This is an optimization exercise on Yosys and OpenROAD, whose aim is small area, a short achievable clock period and few clock cycles, not a production implementation.
The RTL was checked by simulation tests, not by an equivalence proof against the original design.
No activity file was given, so power comes from the tool's default toggle rates.

--- flow/config.mk ---
export PLATFORM = sky130hd
export DESIGN_NAME = FemtoRV32
export DESIGN_NICKNAME = FemtoRV32
export VERILOG_FILES = /design/flow/design.v
export SDC_FILE = /design/flow/constraint.sdc
export NUM_CORES = 4
export LEC_CHECK = 0
export CAP_MARGIN = 20
export CORE_MARGIN = 2
export CORE_UTILIZATION = 40
export PLACE_DENSITY = 0.6
export SLEW_MARGIN = 20
--- flow/constraint.sdc ---
create_clock -name core_clock -period 11.0 [get_ports {clk}]
set_input_delay 2.2000 -clock core_clock [delete_from_list [all_inputs] [get_ports {clk}]]
set_output_delay 2.2000 -clock core_clock [all_outputs]
set_load 0.01 [all_outputs]
--- flow/design.v ---
module FemtoRV32(
   input 	 clk,
   output reg [31:0] mem_addr,   
   output [31:0] mem_wdata,  
   output reg [3:0]  mem_wmask,  
   input  [31:0] mem_rdata,  
   output reg	 mem_rstrb,  
   input 	 mem_rbusy,  
   input 	 mem_wbusy,  
   input 	 reset       
);
   parameter RESET_ADDR       = 32'h00000000;
   parameter ADDR_WIDTH       = 24;
 wire [4:0] rdId = instr[11:7];
 (* onehot *)
 wire [7:0] funct3Is = 8'b00000001 << instr[14:12];
 wire [31:0] Uimm = {    instr[31],   instr[30:12], {12{1'b0}}};
 wire [31:0] Iimm = {{21{instr[31]}}, instr[30:20]};
 /*verilator lint_off UNUSED*/  
 wire [31:0] Simm = {{21{instr[31]}}, instr[30:25],instr[11:7]};
 wire [31:0] Bimm = {{20{instr[31]}}, instr[7],instr[30:25],instr[11:8],1'b0};
 wire [31:0] Jimm = {{12{instr[31]}}, instr[19:12],instr[20],instr[30:21],1'b0};
   wire isLoad    =  (instr[6:2] == 5'b00000);  
   wire isALUimm  =  (instr[6:2] == 5'b00100);  
   wire isStore   =  (instr[6:2] == 5'b01000);  
   wire isALUreg  =  (instr[6:2] == 5'b01100);  
   wire isSYSTEM  =  (instr[6:2] == 5'b11100);  
   wire isJAL     =  instr[3];  
   wire isJALR    =  (instr[6:2] == 5'b11001);  
   wire isLUI     =  (instr[6:2] == 5'b01101);  
   wire isAUIPC   =  (instr[6:2] == 5'b00101);  
   wire isBranch  =  (instr[6:2] == 5'b11000);  
   wire isALU = isALUimm | isALUreg;
   reg [31:0] rs1;
   reg [31:0] rs2;
   reg [31:0] registerFile [31:0];
   always @(negedge clk) begin
     registerFile[0] <= 0;
     if (writeBack)
       if (rdId != 0)
         registerFile[rdId] <= writeBackData;
   end
   wire [31:0] aluIn1 = rs1;
   wire [31:0] aluIn2 = isALUreg | isBranch ? rs2 : Iimm;
   reg  [31:0] aluReg;        
   reg  [4:0]  aluShamt;      
   reg  aluDone;
   wire aluBusy = |aluShamt | !aluDone;
   reg aluWr;                
   wire [31:0] aluPlus = aluIn1 + aluIn2;
   wire [32:0] aluMinus = {1'b1, ~aluIn2} + {1'b0,aluIn1} + 33'b1;
   wire        LT  = (aluIn1[31] ^ aluIn2[31]) ? aluIn1[31] : aluMinus[32];
   wire        LTU = aluMinus[32];
   wire        EQ  = (aluMinus[31:0] == 0);
   wire [31:0] aluOut =
     (funct3Is[0]  ? instr[30] & instr[5] ? aluMinus[31:0] : aluPlus : 32'b0) |
     (funct3Is[2]  ? {31'b0, LT}                                     : 32'b0) |
     (funct3Is[3]  ? {31'b0, LTU}                                    : 32'b0) |
     (funct3Is[4]  ? aluIn1 ^ aluIn2                                 : 32'b0) |
     (funct3Is[6]  ? aluIn1 | aluIn2                                 : 32'b0) |
     (funct3Is[7]  ? aluIn1 & aluIn2                                 : 32'b0) |
     (funct3IsShift ? aluReg                                         : 32'b0) ;
   wire funct3IsShift = funct3Is[1] | funct3Is[5];
   always @(negedge clk) begin
      if (!reset) begin
        aluShamt <= 0;
        aluDone  <= 1'b1;
      end else begin
         aluDone <= !aluWr & !(|aluShamt);
         if(aluWr) begin
            if (funct3IsShift) begin   
              aluReg <= aluIn1;
              aluShamt <= aluIn2[4:0];
            end
         end
         if (|aluShamt) begin
            aluShamt <= aluShamt - 1;
            aluReg <= funct3Is[1] ? aluReg << 1 :               
            {instr[30] & aluReg[31], aluReg[31:1]};   
         end
      end
   end
   wire predicate =
        funct3Is[0] &  EQ  |  
        funct3Is[1] & !EQ  |  
        funct3Is[4] &  LT  |  
        funct3Is[5] & !LT  |  
        funct3Is[6] &  LTU |  
        funct3Is[7] & !LTU ;  
   reg  [ADDR_WIDTH-1:0] PC;  
   reg  [31:2] instr;         
   wire [ADDR_WIDTH-1:0] PCplus4 = PC + 4;
   wire [ADDR_WIDTH-1:0] PCplusImm = PC + ( instr[3] ? Jimm[ADDR_WIDTH-1:0] :
					    instr[4] ? Uimm[ADDR_WIDTH-1:0] :
					               Bimm[ADDR_WIDTH-1:0] );
   wire [ADDR_WIDTH-1:0] loadstore_addr = rs1[ADDR_WIDTH-1:0] +
		   (instr[5] ? Simm[ADDR_WIDTH-1:0] : Iimm[ADDR_WIDTH-1:0]);
   wire [31:0] writeBackData  =
      (isSYSTEM            ? cycles     : 32'b0) |   
      (isLUI               ? Uimm       : 32'b0) |   
      (isALU               ? aluOut     : 32'b0) |   
      (isAUIPC             ? PCplusImm  : 32'b0) |   
      (isJALR   | isJAL    ? PCplus4    : 32'b0) |   
      (isLoad              ? LOAD_data  : 32'b0) ;   
   wire mem_byteAccess     = instr[13:12] == 2'b00;  
   wire mem_halfwordAccess = instr[13:12] == 2'b01;  
   wire LOAD_sign =
	!instr[14] & (mem_byteAccess ? LOAD_byte[7] : LOAD_halfword[15]);
   wire [31:0] LOAD_data =
         mem_byteAccess ? {{24{LOAD_sign}},     LOAD_byte} :
     mem_halfwordAccess ? {{16{LOAD_sign}}, LOAD_halfword} :
                          mem_rdata ;
   wire [15:0] LOAD_halfword =
	       loadstore_addr[1] ? mem_rdata[31:16] : mem_rdata[15:0];
   wire  [7:0] LOAD_byte =
	       loadstore_addr[0] ? LOAD_halfword[15:8] : LOAD_halfword[7:0];
   assign mem_wdata[ 7: 0] = rs2[7:0];
   assign mem_wdata[15: 8] = loadstore_addr[0] ? rs2[7:0]  : rs2[15: 8];
   assign mem_wdata[23:16] = loadstore_addr[1] ? rs2[7:0]  : rs2[23:16];
   assign mem_wdata[31:24] = loadstore_addr[0] ? rs2[7:0]  :
			     loadstore_addr[1] ? rs2[15:8] : rs2[31:24];
   wire [3:0] STORE_wmask =
	      mem_byteAccess      ?
	            (loadstore_addr[1] ?
		          (loadstore_addr[0] ? 4'b1000 : 4'b0100) :
		          (loadstore_addr[0] ? 4'b0010 : 4'b0001)
                    ) :
	      mem_halfwordAccess ?
	            (loadstore_addr[1] ? 4'b1100 : 4'b0011) :
              4'b1111;
   localparam FETCH_INSTR_bit     = 0;
   localparam WAIT_INSTR_bit      = 1;
   localparam EXECUTE_bit         = 2;
   localparam WAIT_ALU_OR_MEM_bit = 3;
   localparam NB_STATES           = 4;
   localparam FETCH_INSTR     = 1 << FETCH_INSTR_bit;
   localparam WAIT_INSTR      = 1 << WAIT_INSTR_bit;
   localparam EXECUTE         = 1 << EXECUTE_bit;
   localparam WAIT_ALU_OR_MEM = 1 << WAIT_ALU_OR_MEM_bit;
   reg [NB_STATES-1:0] state;
   reg writeBack;
   wire jumpToPCplusImm = isJAL | (isBranch & predicate);
   wire needToWait = isLoad | isStore | isALU & funct3IsShift;
   always @(posedge clk) begin
   if(!reset) begin
     state     <= WAIT_ALU_OR_MEM;
     PC        <= RESET_ADDR[ADDR_WIDTH-1:0];
     rs1       <= 0;
     rs2       <= 0;
     aluWr     <= 0;
     mem_wmask <= 0;
   end else begin
     case(state)
       FETCH_INSTR: begin
         aluWr     <= 0;
         mem_wmask <= 0;
         state     <= WAIT_INSTR;    
       end
       WAIT_INSTR:begin
           aluWr     <= 0;
           mem_wmask <= 0;
           if(!mem_rbusy) begin  
              rs1 <= registerFile[mem_rdata[19:15]];
              rs2 <= registerFile[mem_rdata[24:20]];
              instr <= mem_rdata[31:2];  
              state <= EXECUTE;
           end else
             state <= WAIT_INSTR;
       end
       EXECUTE:begin    
         aluWr     <= isALU;
         mem_wmask <= {4{isStore}} & STORE_wmask; 
         if(isJALR) begin
           PC <= {aluPlus[ADDR_WIDTH-1:1],1'b0};
         end else begin
           if(jumpToPCplusImm)
             PC <= PCplusImm;
           else
             PC <= PCplus4;
         end
         if(needToWait)
           state <= WAIT_ALU_OR_MEM;
         else
           state <= FETCH_INSTR;
       end
       WAIT_ALU_OR_MEM:begin
         aluWr     <= 0;
         mem_wmask <= 0;
         if(!mem_rbusy & !mem_wbusy & !aluBusy )
           state <= FETCH_INSTR;
       end
       default:begin
         aluWr     <= 0;
         mem_wmask <= 0;
         state     <= WAIT_INSTR;
       end
     endcase
   end 
   end
always @(*) begin
  if(!reset) begin
    mem_rstrb = 0;
    writeBack = 0;        
  end else begin
    case(state)
      FETCH_INSTR: begin
        mem_rstrb = 1;
        writeBack = 0;
      end
      WAIT_INSTR: begin
        mem_rstrb = 0;
        writeBack = 0;
      end
      EXECUTE: begin 
        mem_rstrb = isLoad ;  
        writeBack = ~(isBranch | isStore );
      end
      WAIT_ALU_OR_MEM: begin
        mem_rstrb = 0;
        writeBack = ~(isBranch | isStore );
      end
      default: begin
        mem_rstrb = 0;
        writeBack = 0;
      end
    endcase
  end
end
/*verilator lint_off WIDTH*/
   always @(*) begin
      if(!reset) 
        mem_addr = 0;
      else begin
        if (state == WAIT_INSTR | state == FETCH_INSTR)
          mem_addr = PC;
        else 
          mem_addr = loadstore_addr;
      end
  end
/*verilator lint_on WIDTH*/
   reg [31:0]  cycles;
   always @(posedge clk) cycles <= cycles + 1;
endmodule
--- flow/run.sh ---
#!/bin/bash
# synth_recipe.tcl (not shown) runs the flow's synth.tcl, then flattens the netlist and writes it again
# the make line also repeats each setting of config.mk as NAME=value (left out here)
make -C /OpenROAD-flow-scripts/flow DESIGN_CONFIG=/design/flow/config.mk WORK_HOME=/design/flow/orfs CLKGATE_MAP_FILE= SYNTH_SCRIPT=/design/flow/synth_recipe.tcl finish
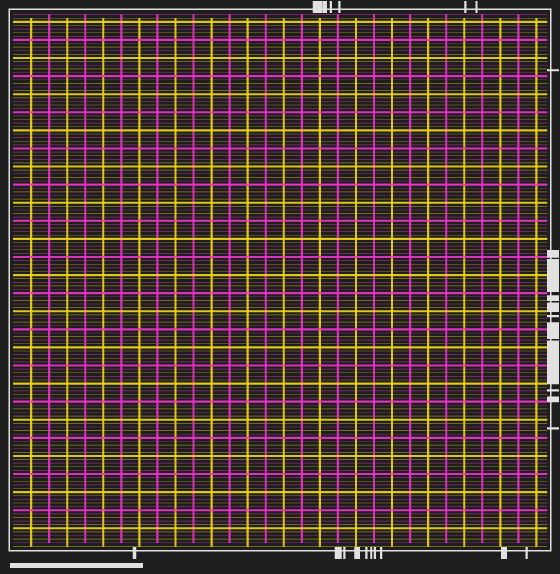
Figure 1: supply network.
Bar = 100 um. Pins as bars on the die edge.
[VDD] magenta
[VSS] yellow
signal pins: 105
met4 straps: 29
Die Y: 406.0 um
worst IR drop on VDD: 0.1205 mV
Core Area: 160600 um^2
Die W: 406.0 um

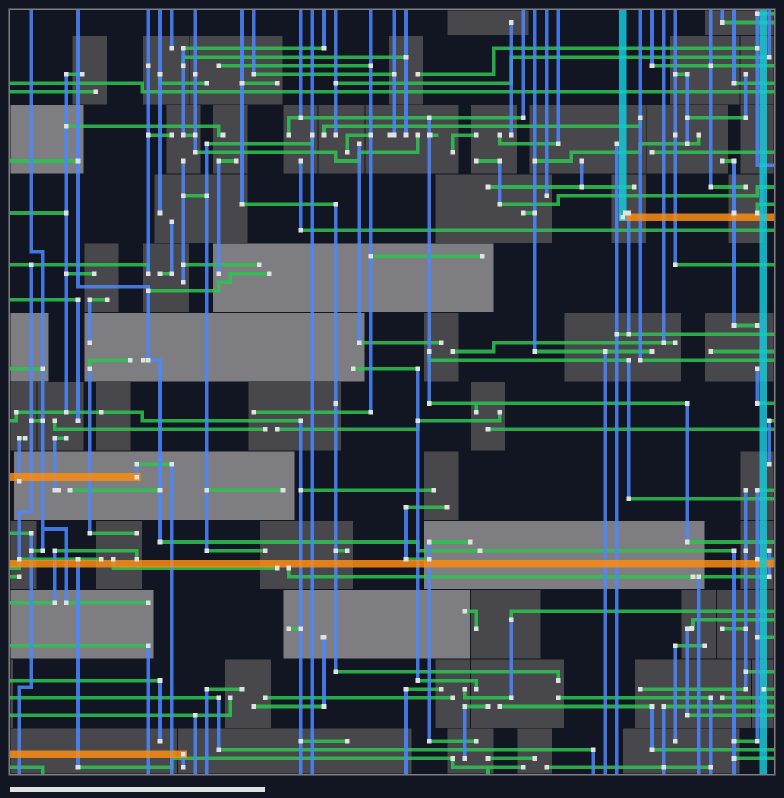
Figure 2: a small window of the routed layout.
Bar = 10 um. Window x 188 to 218, y 107 to 137 um. Cells in gray, sequential cells in the stronger gray; small squares are vias.
[M2] blue
[M1] green
[M3] orange
[M4] cyan
netlist names of flops here include: `aluReg` (4), `rs2` (2)
sequential cells in the window: 6
most frequent: nand2_1 (10), o21ai_0 (8), inv_1 (8)
cells with their middle in the window: 52

==> flow_metrics.tcl <==
set metrics [dict create \
    status "complete, no violations" \
    endpoint "registerFile[1][28]$_DFFE_NP_" \
    drcViolationCount 0 \
    synth.cell_area_um2 64650 \
    synth_edf_count 1054 \
    arrival_ps 5690 \
    min_path_type "register to register" \
    regToRegSetupSlack_ps 280 \
    synth.distinct_cells 105 \
    finalSetupTns_ps 0 \
    slowest_stage "fa_1" \
    power_mw 13.13 \
    finalHoldViolations 0 \
    synthFlopType "edfxtp_1" \
    final_common_cell "inv_1" \
    netlist_instances 4249 \
    relSlewSlack_pct 24.80 \
    synth_area_leader_cell "edfxtp_1" \
    start_kind "register" \
    worst_pin_slew_ps 1128 \
    report.final.slew_viol_count 0 \
    viasPerCell 6.016 \
    ys_top_cells_by_count "1054 x edfxtp_1, 643 x mux4_2, 272 x nand2_1" \
    top_layer "met5" \
    worstSetupPathType "register to register" \
    cts_hold_buf 0 \
    drtIter0Drc 5657 \
    seq_area_frac_synth_pct 54.10 \
    power.density_nw_per_um2 166.6 \
    cp_slowest_stage_delay_ps 440 \
    cp.required_ps 5960 \
    ant_nets 0 \
    setup_viol 0 \
    io_buffers 96 \
    ys_seq_elements 1220 \
    async_reset_ff_share_pct 0 \
    postCtsSetupRepairBufs 0 \
    cpMostUsedCell "buf_4" \
    skew_ps 61.08 \
    grt_use_met3_pct 7.443 \
    drtPass1Iterations 8 \
    met2WireLength_um 107600 \
    p_leak_nw 31.13 \
]
Testbench counts, summed over its fixed seeds: cycles 281,310.
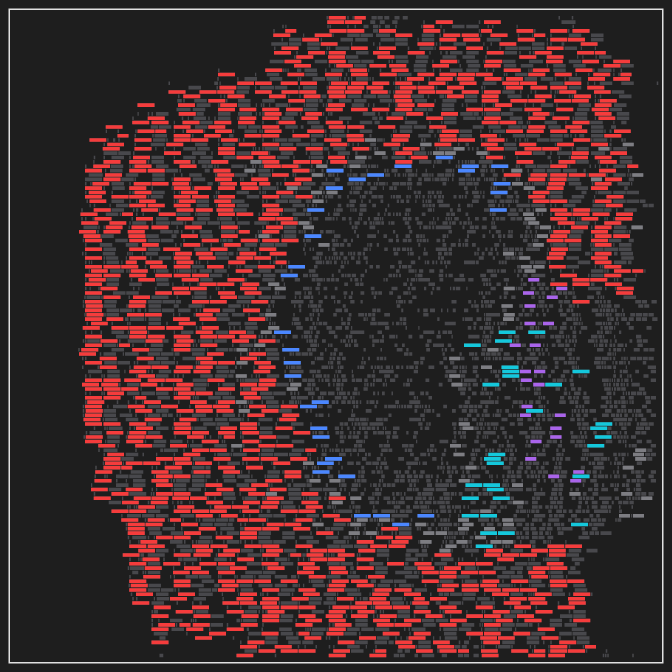
Figure 3: sequential cells grouped by signal name.
Other sequential cells in the stronger gray, the rest of the logic in the fainter gray.
[`registerFile`] red | placed flops: 1024 | where: widely spread
[`instr`] cyan | placed flops: 30
[`aluReg`] blue | placed flops: 32
[`PC`] purple | placed flops: 23 | where: right middle
not colored: 111
fin util: 49.06%
sequential power: 5.33 mW

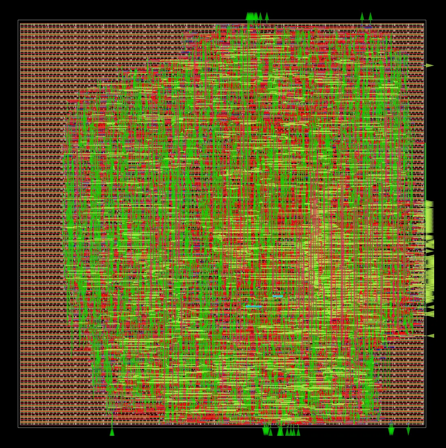
Figure 4: routing view.
total number of vias: 47198
wire length on met1: 91960 um
Total GRT Usage: 28.42%

==> worst min-delay path by stage <==
| stage | start | to | slack (ps) | cells past startpoint |
|---|---|---|---|---|
| 3_3_place_gp | cycles[0]$_DFF_P_ | cycles[0]$_DFF_P_ | 440 | 1 |
| 2_1_floorplan | cycles[0]$_DFF_P_ | cycles[0]$_DFF_P_ | 390 | 1 |
| 6_report | cycles[0]$_DFF_P_ | cycles[0]$_DFF_P_ | 460 | 1 |
| 5_1_grt | cycles[0]$_DFF_P_ | cycles[0]$_DFF_P_ | 480 | 1 |
| 4_1_cts | cycles[0]$_DFF_P_ | cycles[0]$_DFF_P_ | 460 | 1 |
| 3_5_place_dp | cycles[0]$_DFF_P_ | cycles[0]$_DFF_P_ | 450 | 1 |
==> flip-flops by register name, indices dropped and copies added, names as in the netlist <==
register,count
registerFile,1024
aluShamt,5
aluWr,1
cycles,32
aluReg,32
aluDone,1
state,4
mem_wmask,4
rs1,32
rs2,32
instr,30
PC,23
==> cell families after synthesis <==
kind of cell	count (synthesis)	synth area share (%)
DFF	1220	54.10
muxes	827	25.34
and+or+nand+nor	756	5.593
AOI/OAI and AO/OA	727	7.513
buffers and inverters	433	2.684
adders and majority gates	148	2.911
xor gates and xnor gates	137	1.856
other	1	0.005800
==> critical path: cells and delay by family (launching register included) <==
| kind | cells | cell delay [ps] |
|---|---|---|
| DFF | 1 | 430 |
| muxes | 1 | 270 |
| adders and majority gates | 2 | 670 |
| AOI/OAI and AO/OA | 10 | 1800 |
| buffers and inverters | 6 | 930 |
| and+or+nand+nor | 6 | 780 |
==> layout make-up <==
cell class                      instances  area (um^2)  area share [%]
Tap cell                             2160         2703           3.431
Clock inverter                       1152         4858           6.168
Inverter                              121        455.4          0.5782
Sequential cell                      1220        34970           44.40
Antenna cell                            4        10.01         0.01271
Clock buffer                          155         3651           4.635
Timing Repair Buffer                  399         3602           4.573
Multi-Input combinational cell       2635        28520           36.20
==> power by group <==
group	switching [mW]	internal, mW	leakage [nW]
combinational	0.995	0.679	12.2
clock	2.92	3.20	7.89
sequential	0.129	5.20	11.1
==> per-stage QoR <==
step	cells	utilization (%)	area (um^2)
floorplan	4288	-	64820
global placement	6535	43.71	70190
detailed placement	6535	43.72	70190
CTS	7841	49.02	78710
global route	7842	49.05	78760
finish	7846	49.06	78770
